This is an optimization exercise on Yosys and OpenROAD, whose aim is a short achievable clock period and few clock cycles, not a production implementation. Function was checked by simulation only, so behaviour that the tests miss may differ from the original. No activity file was given, so power comes from the tool's default toggle rates.

==> flow/design.v <==
module PR#(parameter WIDTH = 8)(
	input clk,
	input resetn,
	input stall,
	input flush,
	input [WIDTH-1:0] d,
	output reg [WIDTH-1:0] q);
	always @ (posedge clk)
		if (!resetn)begin
			q <= 0;
		end
		else if(flush==1'b1)begin
			q<=0;
		end
		else if(stall==0) begin
			q<=d;
		end
endmodule
module PR_PC#(parameter WIDTH = 8)(
	input clk,
	input resetn,
	input stall,
	input flush,
	input [WIDTH-1:0] d,
	output reg [WIDTH-1:0] q);
	always @ (posedge clk )
		if (!resetn)begin
			q<=32'hbfc00000;
		end
		else if(flush==1'b1)begin
			q<=0;
		end
		else if(stall==0) begin
			q<=d;
		end
endmodule
module PR_withflush#(parameter WIDTH = 8)(
	input clk,
	input resetn,
	input stall,
	input [WIDTH-1:0] d,
	output reg [WIDTH-1:0] q);
	always @ (posedge clk )
		if (!resetn) q <=  32'h0000_3000;
			else if (stall==0) q <=  d;
endmodule
module PipelineRegC #(parameter WIDTH = 8)(
		input clk,
		input resetn,
		input clear,
		input [WIDTH-1:0] d,
		output reg [WIDTH-1:0] q);
		always @(posedge clk )
				if (!resetn) q <=  0;
				else if (clear) q <=  0;
						else q <= d;
endmodule
module ctrl(
    input [5:0] op,
    input [5:0] func,
    input [31:0] PCD_in,
    input [31:0]InstuctionD,
    input flushD,
    input  Br,
    input EX_is_Branch,
    output   wmem,
    output  wreg,
    output  [3:0] aluc,
    output  shift,
	 output  ext,
    output  aluimm,
    output  [1:0] pcsource,
    output   reg This_is_Branch,
    output  this_is_in_delayslot,
    output  reg [31:0]Exception,
    output  [1:0] data2reg,
    output  [1:0] regdst,
    output reg WCP0,
    output reg Read_CP0,
    output reg [4:0]Read_CP0_Addr,
    output reg [4:0] Write_CP0_Addr
    );
	 reg [14:0]control;
	 reg RI;
	 wire syscall;
	 wire Break;
	 wire eret;
	 wire mtc0;
	 wire mfc0;
	 assign {wmem,wreg,aluc,shift,aluimm,ext,pcsource, data2reg, regdst}=(flushD)?15'h0:control;
	 assign this_is_in_delayslot =EX_is_Branch ;
	 assign  syscall=(op==6'b000000)&(func==6'b001100) ;
	 assign  Break = (op==6'b000000)&(func==6'b001101);
	 assign eret=(op==6'b010000)&(func==6'b011000);
	 assign mtc0 = (InstuctionD[31:21]==11'b01000000100)&(InstuctionD[10:3]==8'b00000000);
	 assign mfc0 = (InstuctionD[31:21]==11'b01000000000)&(InstuctionD[10:3]==8'b00000000);
	 always @(*) begin
	 	Exception=32'h0;
	 	if(PCD_in[1:0]!=2'b00&(PCD_in!=32'h0-32'd4))begin
	 		Exception={26'h0,1'b1,5'b0};
	 	end
	 	if(syscall)begin
	 		Exception={31'h0,1'b1};
	 	end
	 	if(Break)begin
	 		Exception={30'h0,1'b1,1'b0};
	 	end
	 	if(eret)begin
	 		Exception={29'h0,1'b1,2'b00};
	 	end
	 	if(RI)begin
	 		Exception={25'h0,1'b1,6'b0};
	 	end
	 end
	 always@(*)
	  begin
	  	This_is_Branch=1'b0;
	  	WCP0=1'b0;
	  	Read_CP0=1'b0;
	  	Read_CP0_Addr=5'b00000;
	  	Write_CP0_Addr=5'b00000;
	  	RI=1'b0;
	  	control=15'h0;
	  	if(mtc0)begin
	  		WCP0=1'b1;
	  		Write_CP0_Addr=InstuctionD[15:11];
	  		control=15'b0_0_0000_0_0_0_00_11_11;
	  	end
	  	else if(mfc0)begin
	  		Read_CP0=1'b1;
	  		Read_CP0_Addr=InstuctionD[15:11];
	  		control=15'b0_1_0000_0_0_0_00_11_00; 
	  	end
	  	else begin
	  	if(PCD_in[1:0]!=2'b00)begin
	  		control=15'b0_0_1000_0_0_0_00_00_11;
	  	end
	  	else begin
		case(op)
			6'b100011 : control = 15'b0_1_0000_0_1_1_00_01_00; 
			6'b100000 : control = 15'b0_1_0000_0_1_1_00_01_00; 
			6'b100100 : control = 15'b0_1_0000_0_1_1_00_01_00; 
			6'b100001 : control = 15'b0_1_0000_0_1_1_00_01_00; 
			6'b100101 : control = 15'b0_1_0000_0_1_1_00_01_00; 
			6'b101011 : control = 15'b1_0_0000_0_1_1_00_00_11; 
			6'b101000 : control = 15'b1_0_0000_0_1_1_00_00_11; 
			6'b101001 : control = 15'b1_0_0000_0_1_1_00_00_11; 
			6'b000100 :begin 
						 if(Br) begin control = 15'b0_0_1000_0_0_1_01_00_11;end
					     else  begin control = 15'b0_0_1000_0_0_1_00_00_11; end 
					     This_is_Branch=1'b1;
					   end
			6'b000101 :begin if(Br)begin  control = 15'b0_0_1000_0_0_1_01_00_11; end
						  else   begin control = 15'b0_0_1000_0_0_1_00_00_11;end  
						  This_is_Branch=1'b1;
						end
			6'b000111 :begin if(Br) begin control = 15'b0_0_1000_0_0_1_01_00_11; end
						  else  begin  control = 15'b0_0_1000_0_0_1_00_00_11; end 
						  This_is_Branch=1'b1;
					   end
			6'b000001 :begin
							case(InstuctionD[20:16])
							5'b00000,5'b00001:
								begin if(Br) begin control = 15'b0_0_1000_0_0_1_01_00_11;  end
					     		else  begin control = 15'b0_0_1000_0_0_1_00_00_11; end 
					     		This_is_Branch=1'b1;
					    		end
					    	5'b10001,5'b10000: 
					    		begin
					    		if(Br)begin
					    			control=15'b0_1_1000_0_0_1_01_10_10;
					    		end
					    		else begin
					    			control=15'b0_1_1000_0_0_1_00_10_10;
					    		end
					    		This_is_Branch=1'b1;
					    		end
					    	default: ;
					    	endcase
					    end
			6'b000110 :begin if(Br)begin  control = 15'b0_0_1000_0_0_1_01_00_11; end
					     else  begin  control = 15'b0_0_1000_0_0_1_00_00_11; end 
					     This_is_Branch=1'b1;
					   end
			6'b000010 : begin control = 15'b0_0_0000_0_0_0_11_00_00; 
						This_is_Branch=1'b1;
						end 
			6'b000011 : begin control = 15'b0_1_0000_0_0_0_11_10_10; 
						This_is_Branch=1'b1;
						end
			6'b001111 : control = 15'b0_1_0110_0_1_0_00_00_00; 
			6'b001000 : control = 15'b0_1_1001_0_1_1_00_00_00; 
			6'b001001 : control = 15'b0_1_0000_0_1_1_00_00_00; 
			6'b001100 : control = 15'b0_1_0001_0_1_0_00_00_00; 
			6'b001101 : control = 15'b0_1_0101_0_1_0_00_00_00; 
			6'b001110 : control = 15'b0_1_0010_0_1_0_00_00_00; 
			6'b001010 : control = 15'b0_1_0100_0_1_1_00_00_00; 
		    6'b001011 : control = 15'b0_1_1000_0_1_1_00_00_00; 
			6'b010000:control=15'b0_0_0000_0_0_0_00_00_00; 
			6'b000000 :  
			    begin
					case(func)
						6'b100000 : control = 15'b0_1_1001_0_0_0_00_00_01; 
						6'b100001 : control = 15'b0_1_0000_0_0_0_00_00_01; 
						6'b100010 : control = 15'b0_1_0100_0_0_0_00_00_01; 
						6'b100011 : control = 15'b0_1_1000_0_0_0_00_00_01; 
						6'b100100 : control = 15'b0_1_0001_0_0_0_00_00_01; 
						6'b100101 : control = 15'b0_1_0101_0_0_0_00_00_01; 
						6'b100110 : control = 15'b0_1_0010_0_0_0_00_00_01; 
						6'b100111 : control = 15'b0_1_1110_0_0_0_00_00_01; 
						6'b000000 : control = 15'b0_1_0011_1_0_0_00_00_01; 
						6'b000010 : control = 15'b0_1_0111_1_0_0_00_00_01; 
						6'b000011 : control = 15'b0_1_1111_1_0_0_00_00_01; 
						6'b000100 : control = 15'b0_1_0011_0_0_0_00_00_01; 
						6'b000110 : control = 15'b0_1_0111_0_0_0_00_00_01; 
						6'b000111 : control = 15'b0_1_1111_0_0_0_00_00_01; 
						6'b001000 : begin control = 15'b0_0_0000_0_0_0_10_00_00; 
						This_is_Branch=1'b1;
						end
						6'b001001 : begin control = 15'b0_1_0000_0_0_0_10_10_01; 
						This_is_Branch=1'b1;
						end
						6'b101010 : control = 15'b0_1_0100_0_0_0_00_00_01; 
						6'b101011 : control = 15'b0_1_1000_0_0_0_00_00_01; 
						6'b001101: control=15'b0_0_0000_0_0_0_00_00_00; 
						6'b001100:control=15'b0_0_0000_0_0_0_00_00_00; 
						6'b011010 : control = 15'b0_0_0000_0_0_0_00_00_11; 
						6'b011011 : control = 15'b0_0_0000_0_0_0_00_00_11; 
						6'b011000 : control = 15'b0_0_0000_0_0_0_00_00_11; 
						6'b011001 : control = 15'b0_0_0000_0_0_0_00_00_11; 
						6'b010000 : control = 15'b0_1_0000_0_0_0_00_00_01; 
						6'b010010 : control = 15'b0_1_0000_0_0_0_00_00_01; 
						6'b010001 : control = 15'b0_0_0000_0_0_0_00_00_00; 
						6'b010011 : control = 15'b0_0_0000_0_0_0_00_00_00; 
						default : control = 15'h0;
					endcase
				 end
				default : begin control = 15'h0;
					RI=1'b1;
				end
			endcase
			end
		end
		end
endmodule
module CmpDecoder(
	input [31:0]pCD,
    input [31:0] instrD,
    output reg [2:0] CmpOp
    );
	 always@(*)begin
	 	if(pCD!=32'h0)begin
	 case(instrD[31:26])
	 6'b000100 : CmpOp=3'b000;  
	 6'b000111 : CmpOp=3'b001;  
	 6'b000110 : CmpOp=3'b010;  
	 6'b000101 : CmpOp=3'b011;  
	 6'b000001 : case(instrD[20:16])
	 			5'b00001,5'b10001  : CmpOp=3'b100;  
	 			5'b00000,5'b10000  : CmpOp=3'b101;  
	 			default   : CmpOp=3'b000;
	 			 endcase
	 default   : CmpOp=3'b000; endcase
	end
	else begin
		CmpOp=3'b000;
	end
	end
endmodule
module CMP(
	input [31:0] pcD,
	input [31:0] instrD,
    input [31:0] A,
    input [31:0] B,
    input [2:0] Op, 
    output reg Br
    );
	 always@(*)begin
	 if((pcD!=32'h0)&(instrD!=32'h0))begin
	 case(Op) 
	 3'b000 : Br=(A==B);              
	 3'b001 : Br=(A[31]!=1)&(A!=0);   
	 3'b010 : Br=(A[31]==1)|(A==0);   
	 3'b011 : Br=(A!=B);          
	 3'b100 : Br=(A[31]!=1);          
	 3'b101 : Br=(A[31]==1);          
	 default: Br=1'b0; 
	  endcase
	end
	else begin
		Br=1'b0;
	end
	 end
endmodule
module alu(
	input [31:0] instr,
    input [31:0] A,
    input [31:0] B,
    input [3:0] Op,
    input [31:0] Excption_E_1,
    output reg[31:0]Excption_E_2,
    output reg [31:0] C,
	 output reg Over
	 );
	 reg C32;	 
	 always@(*)
		 begin 
		 	 Over=0; C32=1'b0;                           
			 case (Op)
			 4'b0000: C=A+B; 
			 4'b0001: C=A&B; 
			 4'b0010: C=A^B; 
			 4'b0101: C=A|B; 
			 4'b1110: C=~(A|B);
			 4'b0011: C=B<<A[4:0];
			 4'b1000: C=A-B;  
			 4'b0110: C={B[15:0],16'b0};  
			 4'b0111: C=B>>A[4:0];  
			 4'b1111: C=$signed(B)>>>A[4:0];  
			 4'b0100: begin {C32,C}={A[31],A}-{B[31],B};
								  Over=(C32!=C[31]);  end    
			 4'b1001: begin {C32,C}={A[31],A}+{B[31],B};   
								  Over=(C32!=C[31]);  end	  
			 default : C = 32'h0;
			 endcase
	   end
	   wire is_slt;
	   assign is_slt=(instr[31:26]==6'b000000)&(instr[5:0]==6'b101010);
	  always @(*) begin
	  	if(Over)begin
	  		if(!is_slt)begin
	  		Excption_E_2<={Excption_E_1[31:4],1'b1,Excption_E_1[2:0]};
	  	end 
	  	else begin
	  		Excption_E_2<=Excption_E_1;
	  	end
	  	end 
	  	else begin
	  		Excption_E_2<=Excption_E_1;
	  	end
	  end
endmodule
module adder(
    input [31:0] A,
    input [31:0] B,
    output [31:0] Y
    );
assign Y=A+B;
endmodule
module ext(
	 input ext,
    input [15:0] a,
    output [31:0] b
    );
	 reg [31:0] temp;
	 assign b=temp;
	 always@(*)
	  begin 
	    case(ext)
		 0 : temp={16'b0,a};
		 1 : temp={{16{a[15]}},a};
		 endcase
		end
endmodule
module ALUChoose(
    input [31:0] instrE, 
    input [31:0] aluA, aluB, aluoutE, HI, LO,
    output reg [31:0] Real_aluoutE
    );
	 wire [31:0] sub1, sub2;
	 wire Csign, C0;
	 wire sltU, slt, mfhi, mflo; 
	 wire [3:0] ctrls;
	 assign ctrls={sltU, slt, mfhi, mflo};
	 assign slt =(instrE[31:26]==6'b001010)| (instrE[31:26]==6'b000000 & instrE[5:0]==6'b101010 ); 
	 assign sltU=(instrE[31:26]==6'b001011)| (instrE[31:26]==6'b000000 & instrE[5:0]==6'b101011 ); 
	 assign mfhi=(instrE[31:26]==6'b000000 & instrE[5:0]==6'b010000 ); 
	 assign mflo=(instrE[31:26]==6'b000000 & instrE[5:0]==6'b010010 ); 
	 assign {Csign,sub1}={aluA[31],aluA}-{aluB[31],aluB};
	 assign {C0,sub2}={1'b0,aluA}-{1'b0,aluB};
	 always@(*)
			 case(ctrls)
			 4'b0000 : Real_aluoutE=aluoutE;
			 4'b1000 : Real_aluoutE={31'b0,C0}; 
			 6'b0100 : Real_aluoutE={31'b0,Csign};    
			 4'b0010 : Real_aluoutE=HI; 
			 4'b0001 : Real_aluoutE=LO; 
			 default : Real_aluoutE=aluoutE;
			 endcase
endmodule
module BEdecoder(
    input [1:0] Store_Address_in_low2,
    input [31:0] Store_Address_in,
    input [31:0] FReadData2M,
    input [31:0] PCNOW,
    input [31:0]ExceptionM_1,
    input [31:0] instrM,
    input We_Mem,
    output reg[31:0]ExceptionM_2,
    output reg [3:0] BE,
    output reg En,
    output reg [31:0]store_address,
    output reg [31:0] Wdata_out
    );
	 always@(*) begin
	 BE=4'b0000;
	 En=1'b1;
	 ExceptionM_2=ExceptionM_1;
	 store_address=Store_Address_in;
	 Wdata_out=FReadData2M;
	 if(We_Mem==1'b1)
	 begin
	  if(instrM[31:26]==6'b101001)  begin  
	        if(Store_Address_in_low2==2'b10) begin BE=4'b1100; En=1'b1;store_address=Store_Address_in-32'd2;Wdata_out={FReadData2M[15:0],16'h0};end
			else if(Store_Address_in_low2==2'b00) begin BE=4'b0011;En=1'b1;store_address=Store_Address_in;Wdata_out={16'h0,FReadData2M[15:0]};end
			else begin ExceptionM_2={ExceptionM_1[31:5],1'b1,ExceptionM_1[3:0]};end
			end
	  if(instrM[31:26]==6'b101000)begin  
	       case(Store_Address_in_low2)
			   	2'b00 :  begin
			   		BE=4'b0001;
			   		store_address=Store_Address_in;
			   		Wdata_out={23'h0,FReadData2M[7:0]};
			   		end
				2'b01 :  begin 
					BE=4'b0010;
					store_address=Store_Address_in-32'd1;
					Wdata_out={16'h0,FReadData2M[7:0],8'h0};
					end
				2'b10 :  begin BE=4'b0100;
					store_address=Store_Address_in-32'd2;
					Wdata_out={8'h0,FReadData2M[7:0],16'h0};
						 end
				2'b11 :  begin 
						BE=4'b1000;
						store_address=Store_Address_in-32'd3;
						Wdata_out={FReadData2M[7:0],24'h0};
					end
			  endcase
		end
	  if(instrM[31:26]==6'b101011)  
	      begin
	      	if(Store_Address_in_low2[1:0]==2'b00)begin
	        BE=4'b1111;
	        store_address=Store_Address_in;
	        Wdata_out=FReadData2M;
	    		end
	    	else begin
	    		ExceptionM_2={ExceptionM_1[31:5],1'b1,ExceptionM_1[3:0]};
	    	end
	       end
	   end
	   else if(We_Mem==1'b0)begin
	  if(instrM[31:26]==6'b100011) 
	  	begin
	  		if(Store_Address_in_low2[1:0]!=2'b00)begin
	  		    ExceptionM_2={ExceptionM_1[31:5],1'b1,ExceptionM_1[3:0]};
	  		end
	  		else begin
	  			En=1'b1;
	  			store_address=Store_Address_in;
	  		end
	  	end
	  if(instrM[31:26]==6'b100000 |instrM[31:26]==6'b100000 ) 
	  	begin
	  		En=1'b1;
	  		store_address=Store_Address_in;
	  	end
	  if(instrM[31:26]==6'b100001 |instrM[31:26]==6'b100101) 
	  	begin
	  		if(Store_Address_in_low2[0]==1'b1)
	  		begin
	  			ExceptionM_2={ExceptionM_1[31:5],1'b1,ExceptionM_1[3:0]};
	  		end
	  		else begin
	  			En=1'b1;
	  			store_address=Store_Address_in;
	  		end
	  	end
	  	if(PCNOW[1:0]!=2'b00)begin
	  		ExceptionM_2={ExceptionM_1[31:5],1'b1,ExceptionM_1[3:0]};
	  	end
	 end
    end
endmodule
module Loadext(
    input [31:0] dmoutM,
    input [31:26] op,
    input [1:0] aluoutM,
    output reg [31:0] realDmoutM
    );
	 always@(*) begin
	 case(op)
	 6'b100000 : case(aluoutM) 
						2'b00 : realDmoutM = {{24{dmoutM[7]}} ,dmoutM[7:0]};
						2'b01 : realDmoutM = {{24{dmoutM[15]}},dmoutM[15:8]};
						2'b10 : realDmoutM = {{24{dmoutM[23]}},dmoutM[23:16]};
						2'b11 : realDmoutM = {{24{dmoutM[31]}},dmoutM[31:24]};
					 endcase
	 6'b100100 : case(aluoutM) 
						2'b00 : realDmoutM = {{24'b0},dmoutM[7:0]};
						2'b01 : realDmoutM = {{24'b0},dmoutM[15:8]};
						2'b10 : realDmoutM = {{24'b0},dmoutM[23:16]};
						2'b11 : realDmoutM = {24'b0,dmoutM[31:24]};
					 endcase
	 6'b100001 : case(aluoutM[1]) 
	               1'b0 : realDmoutM = {{24{dmoutM[15]}},dmoutM[15:0]};
						1'b1 : realDmoutM = {{24{dmoutM[31]}},dmoutM[31:16]};
					 endcase
	 6'b100101 : case(aluoutM[1]) 
	               1'b0 : realDmoutM = {24'b0,dmoutM[15:0]};
						1'b1 : realDmoutM = {24'b0,dmoutM[31:16]};
					 endcase
	 default :  realDmoutM = dmoutM;
	 endcase
	 end
endmodule
module mux2 #(parameter WIDTH = 32)(
    input s,
    input [WIDTH-1:0] a,
    input [WIDTH-1:0] b,
    output reg  [WIDTH-1:0] out
    );
 always@(*)
	begin
		if(s)
			out <= b;
		else
			out <= a;
	end
endmodule
module mux4 #(parameter WIDTH = 32)(
    input [1:0] op,
    input [WIDTH-1:0] a0,
    input [WIDTH-1:0] a1,
    input [WIDTH-1:0] a2,
    input [WIDTH-1:0] a3,
    output reg [WIDTH-1:0] out
    );
	 always@(*)
	 begin                            
		 case (op)
		 2'b00 : out <= a0;
		 2'b01 : out <= a1;
		 2'b10 : out <= a2;
		 2'b11 : out <= a3;
		 endcase
	 end
endmodule
module mux8 #(parameter WIDTH = 32)(
    input [2:0] op,
    input [WIDTH-1:0] a0,
    input [WIDTH-1:0] a1,
    input [WIDTH-1:0] a2,
    input [WIDTH-1:0] a3,
	 input [WIDTH-1:0] a4,
    input [WIDTH-1:0] a5,
    input [WIDTH-1:0] a6,
    input [WIDTH-1:0] a7,
    output reg [WIDTH-1:0] out
    );
	 always@(*)
	 begin                            
		 case (op)
		 3'b000 : out <= a0;
		 3'b001 : out <= a1;
		 3'b010 : out <= a2;
		 3'b011 : out <= a3;
		 3'b100 : out <= a4;
		 3'b101 : out <= a5;
		 3'b110 : out <= a6;
		 3'b111 : out <= a7;
		 endcase
	 end
endmodule
module Regfile(A1,A2,A3,RD1,RD2,WD,We,Clk,resetn);
    input [4:0] A1;
    input [4:0] A2;
    input [4:0] A3;
    output [31:0] RD1;  
    output [31:0] RD2;
	 input [31:0] WD;
	 input We;             
	 input Clk;
    input resetn;
	 reg [31:0] gpr[31:0];
	 assign RD1=(We&A1==A3&A3!=0)?WD:gpr[A1];
	 assign RD2=(We&A2==A3&A3!=0)?WD:gpr[A2];
	 integer i;
	 always@(posedge Clk)
	 begin
			if(resetn==1'b0)
				begin
				  for(i=0;i<32;i=i+1)
					gpr[i] <= 32'h0;
				end 
			else if(We&A3!=0) begin
            	gpr[A3] <= WD;
        end
	 end
endmodule
module mdu(
    input [31:0] D1,
    input [31:0] D2,
    input HiLo,
    input [1:0] Op,
    input Start,
    input We,	 
    output Busy,
	 input madd,
    output   [31:0] HI,
    output   [31:0] LO,
    input Clk,
    input resetn,
    input if_exception
    );
	 reg [31:0] MDu0, MDu1;
	 reg [3:0] delay;
	 reg [31:0] n0, n1;
	 reg [3:0] nd;
	 wire sgn = Op[0];
	 wire [65:0] prod = $signed({sgn&D1[31],D1}) * $signed({sgn&D2[31],D2});
	 wire dsgn = Op[0];
	 wire n1neg = dsgn & D1[31];
	 wire n2neg = dsgn & D2[31];
	 wire [31:0] ua = n1neg ? (32'h0-D1) : D1;
	 wire [31:0] ub = n2neg ? (32'h0-D2) : D2;
	 reg [31:0] uq, ur;
	 reg [32:0] rem;
	 integer k;
	 always @(*) begin
		rem = 33'h0;
		uq = 32'h0;
		for (k=31; k>=0; k=k-1) begin
			rem = {rem[31:0], ua[k]};
			if (rem >= {1'b0,ub}) begin
				rem = rem - {1'b0,ub};
				uq[k] = 1'b1;
			end
		end
		ur = rem[31:0];
	 end
	 wire [31:0] q = (D2==32'h0) ? 32'hffffffff : ((n1neg^n2neg) ? (32'h0-uq) : uq);
	 wire [31:0] r = (D2==32'h0) ? D1 : (n1neg ? (32'h0-ur) : ur);
	 assign Busy=(delay!=4'd0);
	 always @(*) begin
		n0 = MDu0; n1 = MDu1; nd = delay;
		if(We) begin
			case(HiLo)
			1'b0 : n0 = D1;
			1'b1 : n1 = D1;
			endcase
			nd = 4'd1;
		end
		if(Start&!if_exception) begin
			if(Op[1]) begin n0 = r; n1 = q; nd = 4'd10; end
			else begin {n0,n1} = prod[63:0]; nd = 4'd5; end
		end
		if(nd != 4'd0) nd = nd - 4'd1;
	 end
	 always@(posedge Clk) begin
		if(!resetn) begin MDu0 <= 32'h0; MDu1 <= 32'h0; delay <= 4'd0; end
		else begin MDu0 <= n0; MDu1 <= n1; delay <= nd; end
	 end
	 assign HI=MDu0;
	 assign LO=MDu1;
endmodule
module MDctrl(
    input [31:26] instrOp,
	 input [5:0] instrFunc,
    output  Start,
    output  HiLo,
    output  We,
    output  [1:0] Op,
	 output madd
    );
	 reg [5:0] MDctrls;
	 assign {Start, HiLo, We, Op, madd}= MDctrls;
	 always@(*)
	 if(instrOp==0) 
		case (instrFunc)
		6'b011010 : MDctrls <=6'b1_0_0_11_0; 
		6'b011011 : MDctrls <=6'b1_0_0_10_0; 
		6'b011000 : MDctrls <=6'b1_0_0_01_0; 
		6'b011001 : MDctrls <=6'b1_0_0_00_0; 
		6'b010000 : MDctrls <=6'b0_0_0_00_0; 
		6'b010010 : MDctrls <=6'b0_1_0_00_0; 
		6'b010001 : MDctrls <=6'b0_0_1_00_0; 
		6'b010011 : MDctrls <=6'b0_1_1_00_0; 
		default: MDctrls <=6'b000000;
		endcase
	      else MDctrls <=6'b000000;
endmodule
module CP0(
	input clk,
	input restn,
	input  Wb_Write_CP0,
	input WE_MEM,
	input RI,
	input wire [31:0] badaddress,
	input wire [4:0] Wb_Write_Addr,
	input wire [31:0] Wb_Write_Data,
	input wire [4:0] Mem_Read_Addr,
	input wire [4:0] Exception_type, 
	input wire is_in_delay_slot,
	input wire[31:0] current_pc,
	input wire [5:0] int_,
	output reg[31:0]  Read_data_o,
	output reg[31:0]	BadVAddr_o,  
	output reg[31:0]   status_o,	 
	output reg[31:0]   cause_o,		 
	output reg[31:0]   epc_o		 
	);
parameter BadVAddr_reg_Addr=5'd8;
parameter status_reg_Addr=5'd12;
parameter cause_reg_Addr=5'd13;
parameter epc_reg_Addr=5'd14;
parameter Address_Error=5'b00001;
parameter Overflow=5'b00010;
parameter Syscall=5'b00011;
parameter Break=5'b00100;
parameter Eret=5'b00101;
parameter RI_=5'b10101;
parameter SOFT=5'b10111;
wire take = (current_pc!=32'hfffffffc) &
	((Exception_type==RI_)|(Exception_type==SOFT)|(Exception_type==Syscall)|
	 (Exception_type==Overflow)|(Exception_type==Address_Error)|(Exception_type==Break));
reg [4:0] exc_code;
always@(*) begin
	case(Exception_type)
	RI_:           exc_code=5'h0a;
	SOFT:          exc_code=5'h00;
	Syscall:       exc_code=5'b01000;
	Overflow:      exc_code=5'b01100;
	Break:         exc_code=5'b01001;
	default:       exc_code=WE_MEM ? 5'b00101 : 5'b00100;
	endcase
end
always @(posedge clk ) begin
	if (!restn) begin
			status_o <= 32'b00010000000000000000000000000000;
			cause_o <= 32'h0;
			epc_o <= 32'h0;
			BadVAddr_o<=32'h0;
	end
	else begin
		cause_o[15:10]<=int_;
		if(Wb_Write_CP0==1'b1&(current_pc!=32'hfffffffc))begin
			case(Wb_Write_Addr)
			BadVAddr_reg_Addr:begin
				BadVAddr_o<=Wb_Write_Data;
			end
			5'b11100:begin
				cause_o[6:2]<=5'b00100;
					status_o[1]<=1'b1;
					epc_o<=Wb_Write_Data;
			end
			status_reg_Addr:begin
				status_o<=Wb_Write_Data;
			end
			cause_reg_Addr:begin
				cause_o[9:8] <= Wb_Write_Data[9:8];
				cause_o[23] <= Wb_Write_Data[23];
				cause_o[22] <= Wb_Write_Data[22];
			end
			epc_reg_Addr:begin
				epc_o<=Wb_Write_Data;
				if(Wb_Write_Data==32'hb27f9789)begin
					cause_o[6:2]<=5'b0100;
					status_o[1]<=1'b1;
				end
			end
			default: ;
			endcase
		end
		if(take)begin
			if(status_o[1]==1'b0)begin
				if(is_in_delay_slot==1'b1)begin
					epc_o<=current_pc-4;
					cause_o[31]<=1'b1;
				end
				else begin
					epc_o<=current_pc;
					cause_o[31]<=1'b0;
				end
			end
			status_o[1]<=1'b1;
			cause_o[6:2]<=exc_code;
			if(Exception_type==RI_ || Exception_type==SOFT)
				BadVAddr_o<=current_pc;
			else if(Exception_type==Address_Error) begin
				if(WE_MEM || current_pc[1:0]==2'b00)
					BadVAddr_o<=badaddress;
				else
					BadVAddr_o<=current_pc;
			end
		end
		else if(Exception_type==Eret && current_pc!=32'hfffffffc)begin
			status_o[1]<=1'b0;
		end
	end
end
always@(*) begin
		Read_data_o = 32'h0;
		if(restn) begin
				case (Mem_Read_Addr) 
					BadVAddr_reg_Addr:		begin
					if(Wb_Write_CP0==1'b1&Wb_Write_Addr==BadVAddr_reg_Addr)
						Read_data_o = Wb_Write_Data;
					else
						Read_data_o = BadVAddr_o;
					end
					status_reg_Addr:	begin
					if(Wb_Write_CP0==1'b1&Wb_Write_Addr==status_reg_Addr)
						Read_data_o = Wb_Write_Data;
					else
						Read_data_o = status_o;
					end
					cause_reg_Addr:	begin
					if(Wb_Write_CP0==1'b1&Wb_Write_Addr==cause_reg_Addr)
						Read_data_o = Wb_Write_Data;
					else
						Read_data_o = cause_o;
					end
					5'b01011:begin
						if(Wb_Write_CP0==1'b1&Wb_Write_Addr==5'd11)
						Read_data_o = Wb_Write_Data;
						else
						Read_data_o = cause_o;
					end
					epc_reg_Addr:	begin
					if(Wb_Write_CP0==1'b1&Wb_Write_Addr==epc_reg_Addr)
						Read_data_o = Wb_Write_Data;
					else
						Read_data_o = epc_o;
					end
					default: ;
				endcase
		end
	end
endmodule
module Exception(
	input wire resetn,
	input wire [31:0]current_Instuction, 
	input wire[31:0] Exception_i,
	input is_in_delayslot_i,
	input [31:0] cp0_epc,
	input [31:0] cp0_casue,
	input [31:0] cp0_status,
	input We_MEM_i,
	input wire[3:0] Wen_i,
	output reg exception_o,
	output reg[31:0] exception_pc,
	output is_in_delayslot_o,
	output reg [4:0]exception_type,
	output  [31:0] exception_instruction,
	output  [3:0]Wen_o
	);
parameter new_pc=32'hBFC00380;
assign Wen_o=((Exception_i==32'h0)&We_MEM_i)?Wen_i:4'b0000;
assign is_in_delayslot_o =is_in_delayslot_i ;
assign exception_instruction =current_Instuction ;
always @(*)begin
	if (!resetn) begin
		exception_o=1'b0;
		exception_pc=32'h0;
		exception_type=5'b11111;
	end
	else if(Exception_i!=32'h0) begin
		exception_o=1'b1;
		if(Exception_i[0]==1'b1)begin 
			exception_pc=new_pc;
			exception_type=5'b00011;
		end
		else if(Exception_i[1]==1'b1)begin 
			exception_pc=new_pc;
			exception_type=5'b00100;
		end
		else if(Exception_i[2]==1'b1)begin 
			exception_pc=cp0_epc;
			exception_type=5'b00101;
		end
		else if(Exception_i[3]==1'b1)begin 
			exception_pc=new_pc;
			exception_type=5'b00010;
		end
		else if(Exception_i[4]==1'b1)begin 
			exception_pc=new_pc;
			exception_type=5'b00001;
		end
		else if(Exception_i[5]==1'b1)begin  
			exception_pc=new_pc;
			exception_type=5'b00001;
		end
		else if(Exception_i[6]==1'b1)begin
			exception_pc=new_pc;
			exception_type=5'b10101;
		end
		else if(Exception_i[7]==1'b1)begin 
			exception_pc=new_pc;
			exception_type=5'b10111;
		end
		else begin
			exception_pc=32'h0;
			exception_type=5'b11111;
		end
	end
	else begin
		exception_o=1'b0;
		exception_pc=32'h0;
		exception_type=5'b11111;
	end
end
endmodule
module Stall(
		input [31:0]instrD, instrE,instrM,instrW,
		input [31:0] pcd,
		input [4:0] WAE, WAM, WAW,
		input wregE, wregM, wregW,
		input [1:0] data2regE, data2regM,
		input Busy,
		input exception,
		input [4:0]exception_type,
		input [1:0]pcsourceD,
		output stallPC, stallD, flushD,flushE,flushM
		);
		wire beqD, bgtzD, JD, MdD;
		wire lwstallD, beqstallD, bgtzstallD, JrstallD, MDstallD;
		wire mfhiE,mfloE,mfc0E,mfc0M;
		wire is_wired_pc;
		wire is_load_in_EXE,is_store_in_EXE,mtc0E,mtc0M,PCerror,eret;
		assign is_wired_pc=(pcd==32'hb27f9789);
		assign beqD =(instrD[31:26]== 6'b000100) | (instrD[31:26]== 6'b000101);    
		assign bgtzD=(instrD[31:26]== 6'b000001) | (instrD[31:26]== 6'b000111)|    
						 (instrD[31:26]== 6'b000110);	  
		assign JD   =((instrD[31:26]==6'b000000) & (instrD[5:0] == 6'b001000))|    
			         ((instrD[31:26]== 6'b000000) & (instrD[5:0] == 6'b001001));    
	   assign MdD  =(instrD[31:26]== 6'b000000)&(
					    (instrD[5:0] == 6'b011010)| (instrD[5:0] == 6'b011011)|		   
						 (instrD[5:0] == 6'b011000)| (instrD[5:0] == 6'b011001)|       
		             (instrD[5:0] == 6'b010010)| (instrD[5:0] == 6'b010000)|       
						 (instrD[5:0] == 6'b010001)| (instrD[5:0] == 6'b010011));      
		assign lwstallD = (data2regE==2'b01)&
						 (instrD[25:21] == WAE | instrD[20:16] == WAE); 
		assign beqstallD =beqD &(wregE & (WAE == instrD[25:21] | WAE == instrD[20:16])|
						 (data2regM==2'b01)& (WAM == instrD[25:21] | WAM == instrD[20:16]));
		assign bgtzstallD=bgtzD&(wregE &( WAE == instrD[25:21]) | data2regM==2'b01 & WAM == instrD[25:21]);
		assign JrstallD =JD &(wregE&WAE == instrD[25:21]|(data2regM==2'b01|data2regM==2'b10)& WAM == instrD[25:21]);
		assign MDstallD =MdD & Busy;
		assign is_load_in_EXE=(instrE[31:26]==6'b100011)|(instrE[31:26]==6'b100000)|(instrE[31:26]==6'b100100)|(instrE[31:26]==6'b100001)|(instrE[31:26]==6'b100101);
		assign is_store_in_EXE=(instrE[31:26]==6'b101011)|(instrE[31:26]==6'b101000)|(instrE[31:26]==6'b101001);
		 assign mfhiE=(instrE[31:26]==6'b000000 & instrE[5:0]==6'b010000 )&(instrE[25:21]==instrD[25:21]|instrE[25:21]==instrD[20:16]); 
		 assign mfloE=(instrE[31:26]==6'b000000 & instrE[5:0]==6'b010010 )&(instrE[25:21]==instrD[25:21]|instrE[25:21]==instrD[20:16]); 
		 assign mfc0E = (instrE[31:21]==11'b01000000000)&(instrE[10:3]==8'b00000000)&(instrE[20:16]==instrD[25:21]|instrE[20:16]==instrD[20:16]);
		 assign mfc0M=(instrM[31:21]==11'b01000000000)&(instrM[10:3]==8'b00000000)&(instrM[20:16]==instrD[25:21]|instrM[20:16]==instrD[20:16]);
		 assign mtc0E = (instrE[31:21]==11'b01000000100)&(instrE[10:3]==8'b00000000)&(instrE[20:16]==instrD[25:21]|instrE[20:16]==instrD[20:16]);
		 assign mtc0M = (instrM[31:21]==11'b01000000100)&(instrM[10:3]==8'b00000000)&(instrM[20:16]==instrE[25:21]|instrM[20:16]==instrE[20:16]);
		 assign PCerror=exception&(exception_type==5'b00110);
		 wire is_exception_instr_in_exe,syscall,Break;
		  assign  syscall=((instrE[31:26]==6'b000000)&(instrE[5:0]==6'b001100));
	 	assign  Break = ((instrE[31:26]==6'b000000)&(instrE[5:0]==6'b001101));
	 	assign eret=((instrE[31:26]==6'b010000)&(instrE[5:0]==6'b011000));
		 assign is_exception_instr_in_exe=((syscall|eret|Break)&pcsourceD==2'b01);
		assign  stallD = lwstallD | beqstallD | JrstallD | MDstallD | bgtzstallD|is_store_in_EXE|is_load_in_EXE|mfloE|mfhiE|mfc0E|mfc0M|mtc0M|mtc0E|is_exception_instr_in_exe;
		assign  stallPC = stallD;
		assign  flushE = stallD|exception;
		assign flushD =exception;
		assign flushM =exception&(!PCerror) ;
endmodule
module forward(
		input [31:0]instrD, instrE,
		input [4:0] WAE,WAM, WAW,
		input wregE, wregM, wregW,
		output forward1D, forward2D,
		output reg [1:0] forward1E, forward2E
		);
		assign forward1D = (instrD[25:21] !=0 & instrD[25:21]  == WAM & wregM);
		assign forward2D = (instrD[20:16] !=0 & instrD[20:16]  == WAM & wregM);
		always @(*)
		begin
			forward1E = 2'b00; forward2E = 2'b00;
			if (instrE[25:21] != 0)
				if (instrE[25:21] == WAM & wregM)
						forward1E = 2'b01;  
				else if (instrE[25:21] == WAW & wregW) 
						forward1E = 2'b10;
			if (instrE[20:16] != 0)
				if (instrE[20:16] == WAM & wregM)
						forward2E = 2'b01; 
				else if (instrE[20:16] == WAW & wregW) 
						forward2E = 2'b10;
		end
endmodule
module mycpu_top(
	 input clk,
	 input resetn,
	 input [5:0] ext_int,
	 output  inst_sram_en,
	 output  [3:0] inst_sram_wen,
	 output  [31:0] inst_sram_addr,
	 output  [31:0] inst_sram_wdata,
	 input  [31:0] inst_sram_rdata,
	 output  data_sram_en,
	 output  [3:0] data_sram_wen,
	 output  [31:0] data_sram_addr,
	 output  [31:0] data_sram_wdata,
	 input [31:0] data_sram_rdata,
	 output [31:0] debug_wb_pc,
	 output [3:0] debug_wb_rf_wen,
	 output [4:0] debug_wb_rf_wnum,
	 output [31:0] debug_wb_rf_wdata 
    );
	 wire[31:0]  NPC;
	 wire [31:0]PC;
	 wire[31:0]  PCadd4F, PCadd4D, PCadd4E, PCadd4M, PCadd4W, PCadd8W, 
	             aluoutE, aluoutM, aluoutW, Real_aluoutE, resultW;
	 wire[31:0]  ReadData1D, ReadData2D;
	 wire[31:0]  ReadData1E, ReadData2E, FReadData2M;
	 wire[31:0]  FReadData1E, FReadData2E;
	 wire[31:0]  FReadData1D, FReadData2D;
	 wire [4:0]  WAD, WAE, WAM, WAW;
	 wire[31:0]  pcbeqD;
	 wire [31:0] instrF, instrD, instrE, instrM;
	 wire [31:0] saD, saE, immextD, immextE;
	 wire [31:0] aluA, aluB;
	 wire [31:0] moutM, realmoutM, MemOut2W;
	 wire [3:0] BE; 
	 wire Start, HiLo, We, Busy;
	 wire [31:0] HI, LO;
	 wire [1:0] mduOp; 
	 wire Great, Less, Zero, Over;
	 wire [31:0] exception_pc;
	 wire [31:0] FinalPC;
	 wire stallPC, stallD, flushE,flushD,flushM,flushW;
	 wire[1:0] forward1E, forward2E;
	 wire      forward1D, forward2D;
	 wire [2:0]CmpOp;
	 wire Branch;
	 wire wregD, wregE, wregM, wregW, 
			shiftD, shiftE, 
			exD, 
			aluimmD, aluimmE, 
			wmemD, wmemE, wmemM;
	 wire [1:0] regdstD, pcsourceD;
	 wire [3:0] alucD, alucE;
	 wire [1:0] data2regD, data2regE, data2regM, data2regW;
	 wire madd;
	wire if_exception; 
	wire [31:0] Exception_D,Exception_E,Exception_M; 
	assign inst_sram_wen =4'b0000;
	assign inst_sram_wdata =32'h0;
	assign flushW =1'b0;
	 assign inst_sram_en =!stallPC;
	 assign inst_sram_addr =PC;
	 assign instrF =inst_sram_rdata&{32{resetn}};
	 adder a1(PC, 32'b100,PCadd4F);
	 parameter excep_pc=32'hBFC00380;
	 assign FinalPC=((if_exception)?exception_pc:NPC);
	wire flushD_end;
	 PR_PC #(32) R_FD1(clk, resetn, stallPC&(!if_exception), 1'b0,FinalPC, PC);
	 PR #(32) R_FD2(clk, resetn, stallD, flushD,PCadd4F, PCadd4D); 
	 assign flushD_end=flushD;
	assign instrD=inst_sram_rdata&{32{resetn}} ; 
	    wire is_branch_from_E;
	    wire is_branch_from_D;
	    wire is_branch_from_ex;
	    wire is_in_delayslot_D;
	    wire is_in_delayslot_E;
	    wire is_in_delayslot_M;
	 ext e1(1'b0,{11'b0,instrD[10:6]},saD); 
	 ext e2(exD , instrD[15:0], immextD); 
	 wire WbCP0_D,Read_CP0_D;
	 wire [4:0]Read_CP0_Addr_D,Write_CP0_Addr_D;
assign is_branch_from_ex =is_branch_from_E ;
	 ctrl c1(instrD[31:26], instrD[5:0],(PCadd4D-32'd4),instrD,flushD,Branch, is_branch_from_ex,
				wmemD, wregD, alucD, shiftD, exD, aluimmD, pcsourceD, is_branch_from_D ,is_in_delayslot_D,Exception_D,data2regD, regdstD,WbCP0_D,Read_CP0_D,Read_CP0_Addr_D,Write_CP0_Addr_D);
	wire [1:0] pcsourceD_end;
	assign pcsourceD_end=(PCadd4D==32'h0|flushD_end)?2'b00:pcsourceD;
	 Regfile regfile(instrD[25:21], instrD[20:16], WAW, ReadData1D, ReadData2D, resultW, wregW, clk, resetn);
	 mux4 #(5) Regdst(regdstD, instrD[20:16], instrD[15:11],5'b11111, 5'b0, WAD);
	 mux2 #(32) mux1(forward1D, ReadData1D, aluoutM, FReadData1D);   
	 mux2 #(32) mux2(forward2D, ReadData2D, aluoutM, FReadData2D);
	 CmpDecoder Cd(PCadd4D,instrD, CmpOp);
	 CMP  cmp(PCadd4D,instrD,FReadData1D, FReadData2D, CmpOp, Branch);
	 wire [31:0]Exception_D2E;
	 assign Exception_D2E=(pcsourceD_end==2'b01&((pcbeqD==(PCadd4D-32'd4))))?{Exception_D[31:8],1'b1,Exception_D[6:0]}:Exception_D;
	wire is_load_in_MEM;
	assign is_load_in_MEM=(instrM[31:26]==6'b100011)|(instrM[31:26]==6'b100000)|(instrM[31:26]==6'b100100)|(instrM[31:26]==6'b100001)|(instrM[31:26]==6'b100101);
	assign is_store_in_MEM=(instrM[31:26]==6'b101011)|(instrM[31:26]==6'b101000)|(instrM[31:26]==6'b101001);
	 adder a2(PCadd4D, {immextD[29:0],2'B00}, pcbeqD);
	 mux4 #(32) npc(pcsourceD_end, PCadd4F, pcbeqD, FReadData1D, {PCadd4D[31:28],instrD[25:0],2'b00}, NPC);
	  wire WbCP0_E,Read_CP0_E;
	 wire [4:0]Read_CP0_Addr_E,Write_CP0_Addr_E;
	 PR #(5)   R_DE1(clk, resetn,1'b0,flushE, WAD, WAE); 
	 PR #(1)	R_DE10(clk,resetn,1'b0,flushE,is_branch_from_D,is_branch_from_E);
	 PR #(1)	R_DE11(clk,resetn,1'b0,flushE,is_in_delayslot_D,is_in_delayslot_E);
	 PR #(32)  R_DE2(clk, resetn,1'b0,flushE, instrD, instrE);
	 PR #(32)  R_DE3(clk, resetn, 1'b0,flushE, saD, saE);
	 PR #(32)  R_DE4(clk, resetn, 1'b0,flushE, immextD, immextE);
	 PR #(32)  R_DE5(clk, resetn, 1'b0,flushE, PCadd4D, PCadd4E);
	 PR #(32)  R_DE6(clk, resetn, 1'b0,flushE, FReadData1D, ReadData1E);
	 PR #(32)  R_DE7(clk, resetn, 1'b0,flushE, FReadData2D, ReadData2E);
	 PR #(10)  R_DE8(clk, resetn, 1'b0,flushE, 
						{shiftD, aluimmD, alucD, wmemD, data2regD, wregD},
						{shiftE, aluimmE, alucE, wmemE, data2regE, wregE});
	  PR #(12)  R_DE9(clk, resetn, 1'b0,flushE, {WbCP0_D,Read_CP0_D,Read_CP0_Addr_D,Write_CP0_Addr_D}, {WbCP0_E,Read_CP0_E,Read_CP0_Addr_E,Write_CP0_Addr_E});
	 PR #(32) R_DE13(clk,resetn,1'b0,flushE,Exception_D2E,Exception_E);
	wire WbCP0_M,Read_CP0_M;
	wire [4:0] Read_CP0_Addr_M,Write_CP0_Addr_M;
	wire [31:0]Exception_E_2;
	wire [4:0] WAE_end;
	wire is_sltE;
	wire is_store_in_MEM;
	wire wregE_end;
	assign wregE_end=wregE&(!Over|(Over&is_sltE))&(Exception_E_2==32'h0);
	assign WAE_end=(Exception_E_2==32'h0)?WAE:5'b00000;
	assign is_sltE=(instrE[31:26]==6'b000000)&(instrE[5:0]==6'b101010);
	 mux4  #(32) mux4(forward1E, ReadData1E, aluoutM, resultW, 32'b0, FReadData1E);
	 mux4  #(32) mux5(forward2E, ReadData2E, aluoutM, resultW, 32'b0, FReadData2E);
	 mux2 #(32)  mux6(shiftE, FReadData1E, saE, aluA);
	 mux2 #(32)  mux7(aluimmE, FReadData2E, immextE, aluB);
	 MDctrl c2(instrE[31:26], instrE[5:0], Start, HiLo, We, mduOp, madd);
	 alu  Alu( instrE,aluA, aluB, alucE, Exception_E,Exception_E_2,aluoutE, Over);
	 mdu  Mdu( FReadData1E, FReadData2E, HiLo, mduOp, Start, We, Busy, madd, HI, LO, clk, resetn,if_exception);	 
	 ALUChoose  Aluchoose(instrE, aluA, aluB, aluoutE, HI, LO, Real_aluoutE);
	 PR #(32) R_EM1(clk, resetn,1'b0,flushM,instrE, instrM);
	 PR #(32) R_EM2(clk, resetn, 1'b0,flushM,Real_aluoutE, aluoutM);
	 PR #(32) R_EM3(clk, resetn,1'b0,flushM, PCadd4E, PCadd4M);
	 PR #(32) R_EM4(clk, resetn, 1'b0,flushM,FReadData2E, FReadData2M);
	 PR #(5)  R_EM5(clk, resetn,1'b0,flushM,WAE_end, WAM);
	 PR #(4)  R_EM6(clk, resetn, 1'b0,flushM,{wmemE, data2regE, wregE_end},
													 {wmemM, data2regM, wregM});
	 PR #(32) R_EM7 (clk,resetn,1'b0,flushM,Exception_E_2,Exception_M);
	 PR #(12)  R_EM9(clk, resetn, 1'b0,flushM, {WbCP0_E,Read_CP0_E,Read_CP0_Addr_E,Write_CP0_Addr_E}, {WbCP0_M,Read_CP0_M,Read_CP0_Addr_M,Write_CP0_Addr_M});
	 PR #(1) R_EM10(clk,resetn,1'b0,flushM,is_in_delayslot_E,is_in_delayslot_M);
wire [31:0] badaddress;
wire [3:0]Wen_o;
wire [31:0] Wdata_end;
wire [31:0] Exception_M_in;
assign Exception_M_in=Exception_M;
assign data_sram_en =1'b1;
assign data_sram_wen =(PCadd4M!=32'h0)?Wen_o:4'b0000 ;
wire [31:0]store_address_end;
wire RI;
assign data_sram_addr=(data2regE==2'b01)?Real_aluoutE-32'hA0000000:store_address_end;
assign data_sram_wdata=Wdata_end;
wire [31:0]cp0_status,cp0_cause,cp0_epc,cp0_BadVAddr,Cp0Read_data,exception_instruction,Exception_M_2;
wire is_in_delayslot_from_Excep,En;
wire if_exception_in_MEM2W;
wire [31:0]storeaddress_in;
wire is_mul_div;
assign is_mul_div=(instrM[31:26]==6'b000000&(instrM[5:0]==6'b011000|instrM[5:0]==6'b011001))?1'b1:1'b0;
 assign	storeaddress_in=aluoutM-32'hA0000000;
	 BEdecoder B1(storeaddress_in[1:0],storeaddress_in, FReadData2M,(PCadd4M),Exception_M_in,instrM, wmemM,Exception_M_2,BE,En,store_address_end,Wdata_end); 
	 Loadext L(data_sram_rdata, instrM[31:26], aluoutM[1:0], realmoutM); 
	assign badaddress=(PCadd4M[1:0]!=2'b00|(Exception_M[6]==1'b1))?(PCadd4M-32'd4):aluoutM;
	wire [31:0] Exception_M_3,PCM;
	assign PCM=(PCadd4M-32'd4);
	assign RI=(Exception_M[6]==1'b1);
	wire [4:0] Exception_type;
	 Exception Excption1(
	resetn,
	instrM, 
	Exception_M_2,
	is_in_delayslot_M,
	cp0_epc,
	cp0_cause,
	cp0_status,
	wmemM,
	BE,
	if_exception,
	exception_pc,
	is_in_delayslot_from_Excep,
	Exception_type,
	exception_instruction,
	Wen_o
	);
	CP0 CP(
	 clk,
	resetn,
	WbCP0_M,
	wmemM,
	RI,
	badaddress,
	Write_CP0_Addr_M,
	FReadData2M,
	Read_CP0_Addr_M,
	Exception_type,
	is_in_delayslot_from_Excep,
	(PCadd4M-32'd4),
	ext_int,
	Cp0Read_data,
	cp0_BadVAddr,
	cp0_status,	
	cp0_cause,		
	cp0_epc);
 wire Read_CP0_W;
wire [31:0] Read_CP0_data_W,instrW;
wire wregM_end;
wire [4:0] WAM_end;
assign wregM_end=(PCadd4M==32'h0|is_mul_div)?1'b0:wregM;
assign WAM_end=(PCadd4M==32'h0|is_mul_div)?5'b00000:WAM;
wire address_Error_in_MEM;
assign address_Error_in_MEM=(Exception_type==5'b00001)?1'b1:1'b0;
	 PR #(32) R_MW1(clk, resetn, 1'b0,flushW,realmoutM, MemOut2W);
	 PR #(32) R_MW1b(clk, resetn, 1'b0,flushW,instrM, instrW);
	 PR #(32) R_MW2(clk, resetn, 1'b0,flushW,aluoutM, aluoutW);
	 PR #(1)  R_MW3(clk, resetn,1'b0,flushW, if_exception,if_exception_in_MEM2W);
	 PR #(5)  R_MW8(clk, resetn,1'b0,flushW, WAM_end&{5{!address_Error_in_MEM}}, WAW);
	 PR #(32) R_MW4(clk, resetn,1'b0,flushW, PCadd4M, PCadd4W);
	 PR #(3)  R_MW5(clk, resetn,1'b0,flushW, {data2regM, wregM_end&(!address_Error_in_MEM)}, {data2regW, wregW});
	 PR #(33)   R_MW6(clk,resetn,1'b0,flushW,{Read_CP0_M,Cp0Read_data},{Read_CP0_W,Read_CP0_data_W});
	 adder  a3(PCadd4W, 32'b100, PCadd8W);
	 wire [31:0]resultW1;
	 mux4 mux8(data2regW, aluoutW, MemOut2W, PCadd8W, 32'b0, resultW1);
	 mux2 mux22(Read_CP0_W,resultW1,Read_CP0_data_W,resultW);
assign debug_wb_pc =PCadd4W-32'd4;
assign debug_wb_rf_wen = {4{wregW}};
assign debug_wb_rf_wdata = (wregW==1'b1)?resultW:32'h0;
assign debug_wb_rf_wnum =WAW;
	 Stall S(instrD, instrE, instrM,instrW,PCadd4D-32'd4,WAE, WAM, WAW, wregE, wregM, wregW,
			  data2regE, data2regM, Busy, if_exception,Exception_type,pcsourceD_end,stallPC, stallD, flushD,flushE,flushM);
	 forward F(instrD, instrE,WAE,WAM, WAW, wregE, wregM, wregW, 
	       forward1D, forward2D, forward1E, forward2E);
endmodule
==> flow/run.sh <==
#!/bin/bash
# synth_recipe.tcl (not shown) runs the flow's synth.tcl, then flattens the netlist and writes it again
# the make line also repeats each setting of config.mk as NAME=value (left out here)
make -C /OpenROAD-flow-scripts/flow DESIGN_CONFIG=/design/flow/config.mk WORK_HOME=/design/flow/orfs CLKGATE_MAP_FILE= SYNTH_SCRIPT=/design/flow/synth_recipe.tcl finish
==> flow/config.mk <==
export PLATFORM = sky130hd
export DESIGN_NAME = mycpu_top
export DESIGN_NICKNAME = mycpu_top
export VERILOG_FILES = /design/flow/design.v
export SDC_FILE = /design/flow/constraint.sdc
export NUM_CORES = 4
export LEC_CHECK = 0
export CAP_MARGIN = 20
export CELL_PAD_IN_SITES_DETAIL_PLACEMENT = 1
export CELL_PAD_IN_SITES_GLOBAL_PLACEMENT = 2
export CORE_MARGIN = 2
export CORE_UTILIZATION = 25
export PLACE_DENSITY = 0.35
export SLEW_MARGIN = 20
==> flow/constraint.sdc <==
create_clock -name core_clock -period 200.0 [get_ports {clk}]
set_input_delay 40.0000 -clock core_clock [delete_from_list [all_inputs] [get_ports {clk}]]
set_output_delay 40.0000 -clock core_clock [all_outputs]
set_load 0.01 [all_outputs]
The metal 1 layer:
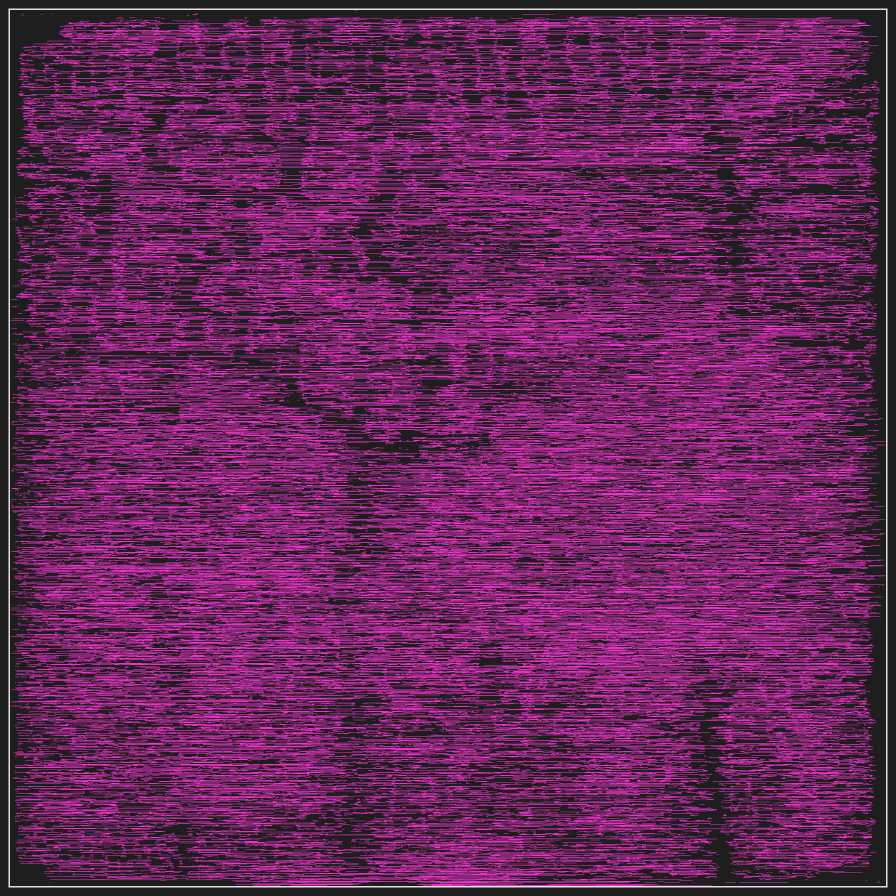
The longest straight run is 331 um. The wires run mostly horizontal.

Metal 4:
Scale bar: 200 um. Cells faint in the background.
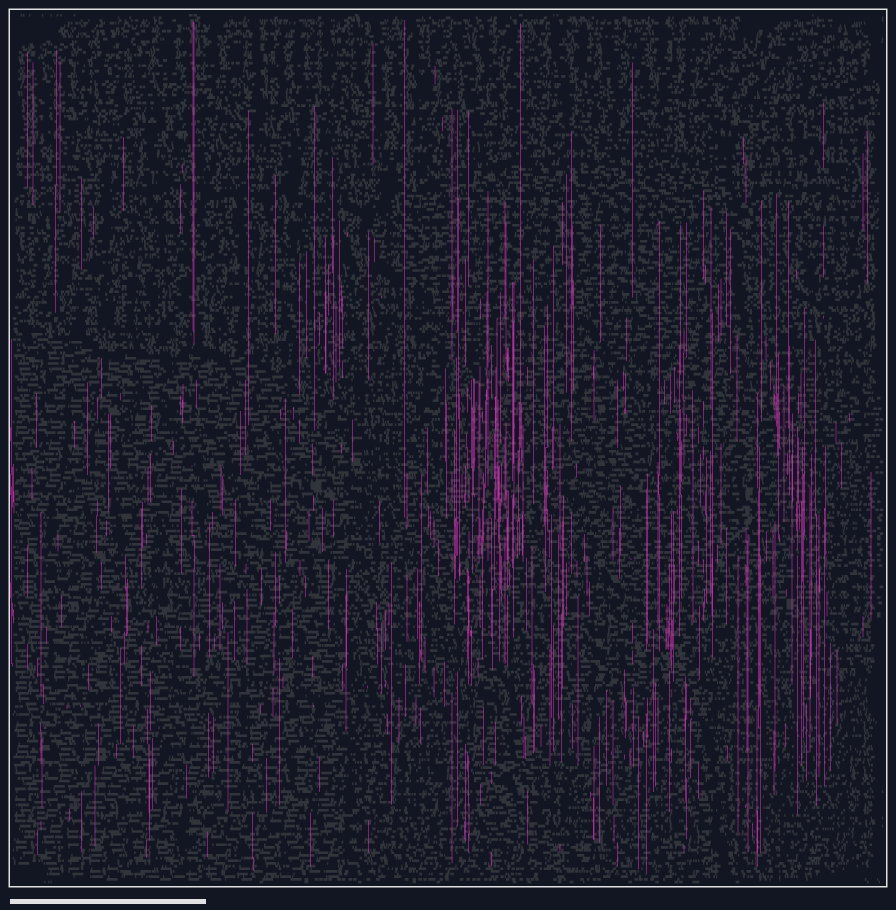
The longest straight run is 509 um. 330 nets have wire on it. The layer holds 3.0% of the routed length.

Flops by top-level scope:
Scale bar: 200 um. Other sequential cells in the stronger grey, the rest of the logic in the fainter grey.
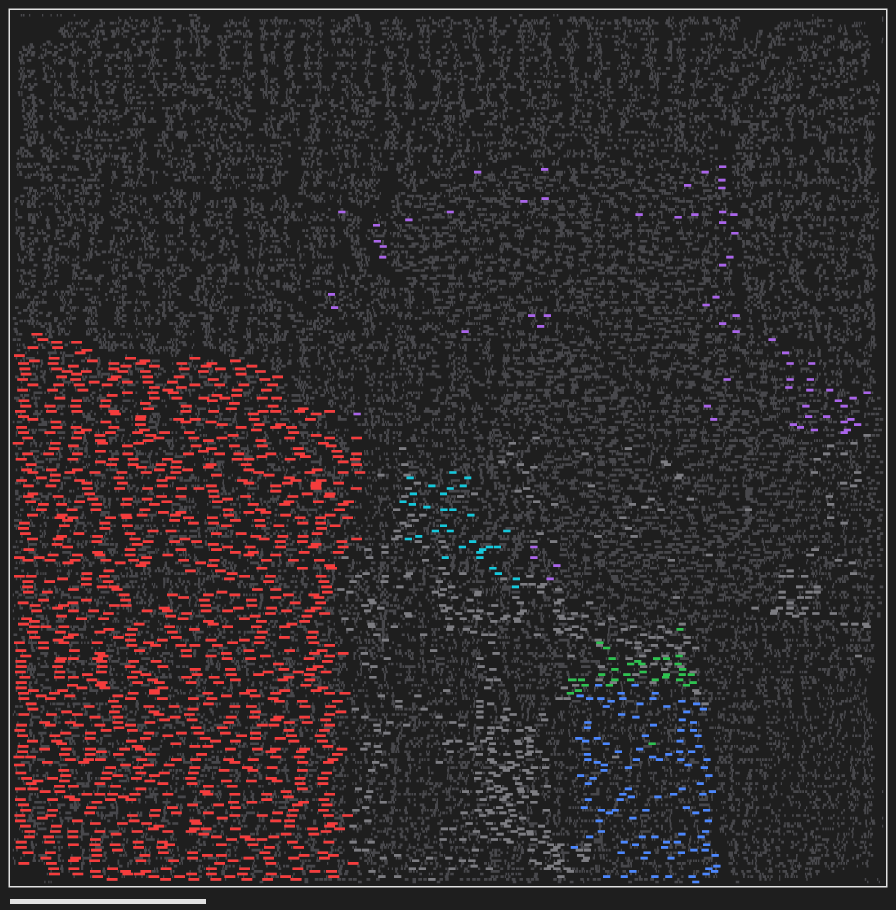
Key: Mdu = purple [sequential cells 68]; CP = blue [sequential cells 111, where south-east]; regfile = red [sequential cells 1,024]; R_MW6 = green [sequential cells 33, where south-east]; R_DE6 = cyan [sequential cells 32, where centre]
Another 457 sequential cells are not coloured.

==> metrics.log <==
INFO  metric power_top_consumer = combinational cells
INFO  metric critical_path.reg2reg.startpoint = R_DE2.q[19]$_SDFF_PP0_
INFO  metric met3_usage = 4.43%
INFO  metric initial_cell_density_of_the_core = 25.1%
INFO  metric final.fill_count = 92.6k
INFO  metric met1_length = ~640,000 um
INFO  metric period_share = 90.6%
INFO  metric clock_tree.buffer_depth = 4
INFO  metric synth-warning-count = 28
INFO  metric ctsHoldBuffers = 0
INFO  metric route.detailed.vias_per_inst = approximately 5.6
INFO  metric crit_path_start = R_DE2.q[19]$_SDFF_PP0_
INFO  metric die-area = between 800,000 and 900,000 um2
INFO  metric netlist_top_cells_count = sky130_fd_sc_hd__nor2_1 (3,036), sky130_fd_sc_hd__nand2_1 (2,493), sky130_fd_sc_hd__inv_1 (1,903)
INFO  metric syn-mean-instance-area = 8.30 um2
INFO  metric yosys-top-cells-area = sky130_fd_sc_hd__edfxtp_1 (15%), sky130_fd_sc_hd__fa_1 (12%), sky130_fd_sc_hd__ha_1 (8.7%)
INFO  metric fin_setup_tns = 0 ps
INFO  metric holdCritStartpoint = R_EM9.q[10]$_SDFF_PP0_
INFO  metric seq_area_share = 19.7%
INFO  metric synth_seq_area_share = 22.5%
INFO  metric outcome = finished clean
INFO  metric post-synth-top-count-cell = sky130_fd_sc_hd__nor2_1
INFO  metric drt-wirelength-per-cell = 38.9 um
INFO  metric insertion_delay = 1090 ps
INFO  metric flow.area_growth_from_synthesis = 14.1%
INFO  metric core = 793,000 um2
INFO  metric min_period = roughly 180,000 ps
INFO  metric worst_pin_slew = 1350 ps
INFO  metric design.seq.count = roughly 1.7k
INFO  metric power.total = 1150 mW
INFO  metric cts-root-buf = sky130_fd_sc_hd__clkbuf_16
INFO  metric pwr.group.sequential = 0.427 mW
INFO  metric synth_top_family_by_area = adder cells
INFO  metric power.clock.fraction = 0%
INFO  metric ys_types = 138
INFO  metric vias = 194k
INFO  metric cp_num_buf_inv = 37
INFO  metric post-place-ws = roughly 1200 ps
INFO  metric tritoncts = done
INFO  metric combinationalPowerShare = 99.9%
INFO  metric ios = 283
INFO  metric cts-buffers-inserted = 229
INFO  metric cell_internal_power_dissipation = 461 mW
INFO  metric floorplan.die.width = 896 um
INFO  metric path_category_of_the_worst_min_delay_check = reg -> reg
INFO  metric delay_heaviest_family_cp = compound AO/OA/AOI/OAI gates
INFO  metric crit_path_category = reg -> reg
INFO  metric leakage = 92.7 nW
INFO  metric yosys.area_share.simple = 17.5%
INFO  metric hold_depth = 1
INFO  metric finish.net_count = between 20k and 30k
INFO  metric chipHeight = 896 um
INFO  metric grt.busiest_layer = met2
INFO  metric post-route-drc-count = 0
INFO  metric data_required_critical_path = between 200,000 and 250,000 ps
INFO  metric total_of_flip_flops_plus_latches_after_synthesis = approximately 1.7k
INFO  metric detailedPlacementHpwl = 1,030,000 um
INFO  metric setup.worst_path.end = Mdu.MDu1[28]$_SDFFE_PN0P_
INFO  metric yosys.area.top_type_share = 15.5%
INFO  metric dr.pass1.iters = 9
INFO  metric grt_first_pass_wirelength = about 1,800,000 um
INFO  metric gr-usage-met2 = 51.3%
INFO  metric synth.cell_area = 199,000 um2
INFO  metric buffer_count_from_post_cts_setup_fixing = 0
INFO  metric synth_xor_xnor_area_share = 5.70%
INFO  metric power.ir.vdd_worst = 5.15 mV
INFO  metric yosys.area_share.adder = 20.4%
INFO  metric dpl_cell_area = 218,000 um2
INFO  metric multi_input_area = 144,000 um2
INFO  metric synth-compound-area-share = 18.6%
INFO  metric comb_pwr = 1150 mW
Testbench counts, summed over its fixed seeds: cycles 121,709.
The worst timing path:
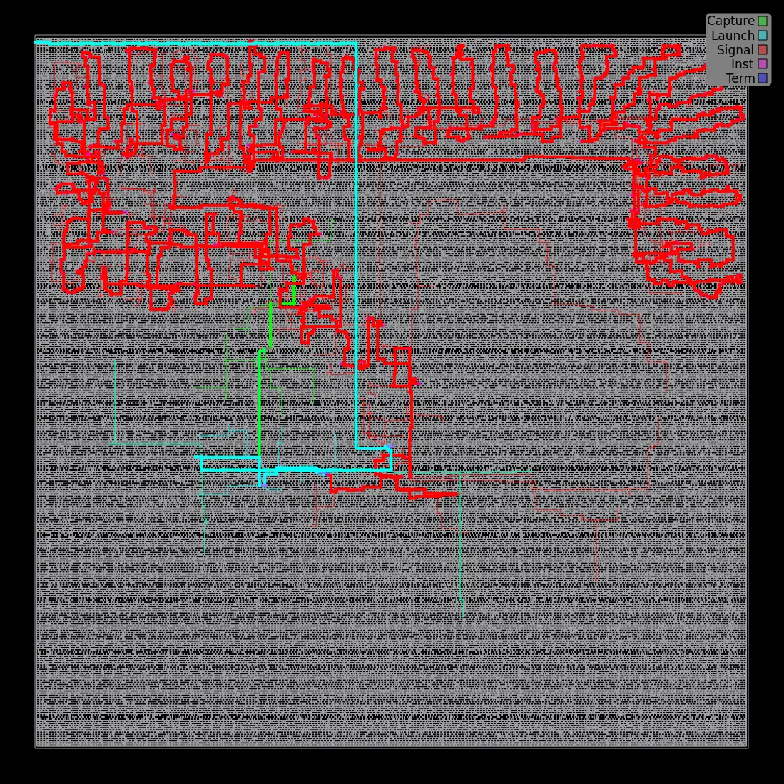
final std cells w/o fill: 34.8k
least setup slack across all paths after layout: 18,800 ps
final core occ: 28.6%

Sequential cells coloured by netlist name:
Other sequential cells in the stronger grey, the rest of the logic in the fainter grey.
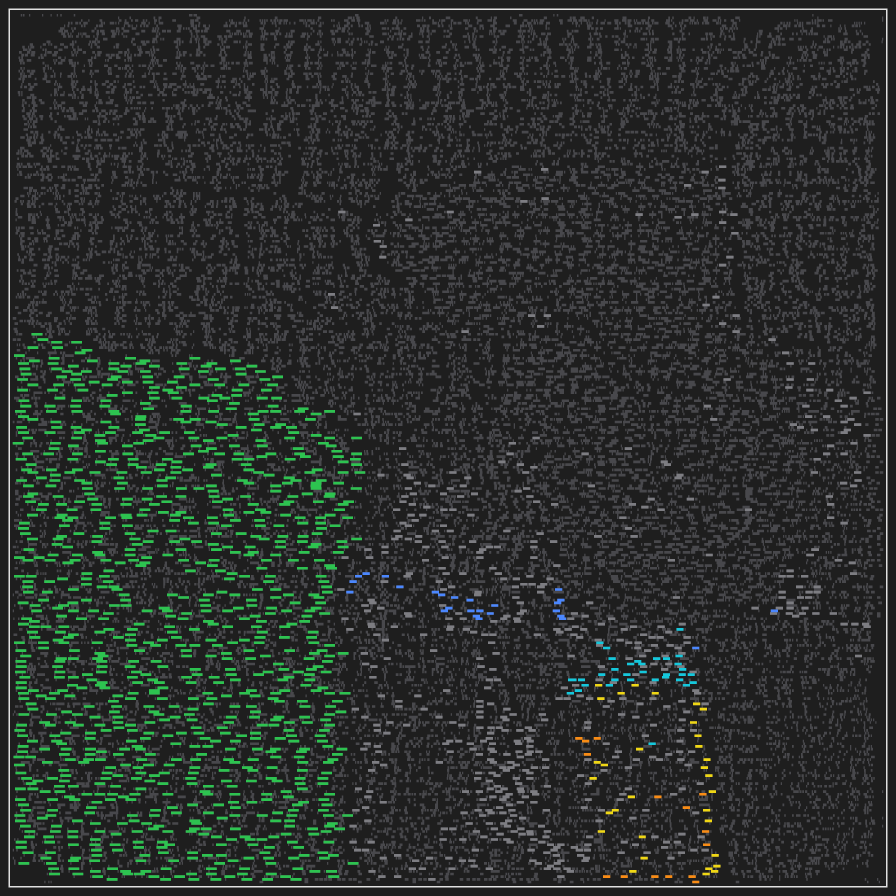
Key: R_EM1.q = blue [sequential cells 26]; R_MW6.q = cyan [sequential cells 33, where south-east]; regfile.gpr = green [sequential cells 1,024]; CP.status_o = yellow [sequential cells 32, where south-east]; CP.cause_o = orange [sequential cells 15, where south-east]

## static timing again, ports no longer ideal
How much do the figures lean on ideal ports? The routed layout below was timed once more, with nothing changed but the port constraints.
Step 1 (the two cells are an assumption about what drives the block):
set clk [get_ports {clk}]
set_driving_cell -lib_cell sky130_fd_sc_hd__clkbuf_16 $clk
set_driving_cell -lib_cell sky130_fd_sc_hd__buf_2 [delete_from_list [all_inputs] $clk]
Step 2 also shifts input and output timing later by t, the mid clock arrival at the registers, as if the neighbouring blocks saw the same clock.
Three values: ideal, step 1, step 2; two values: the first two.
shift t [ns]: 1.167
slack for setup (ns): 18.801 / 18.801 / 18.801
worst hold slack (ns): 0.451 / 0.451 / 0.451
worst slew at a driven data input, ns: 0.47
After both steps setup and hold are still met in this run. For this run, drivers alone change the setup slack by 0.000 ns; drivers and shift together by 0.000 ns.
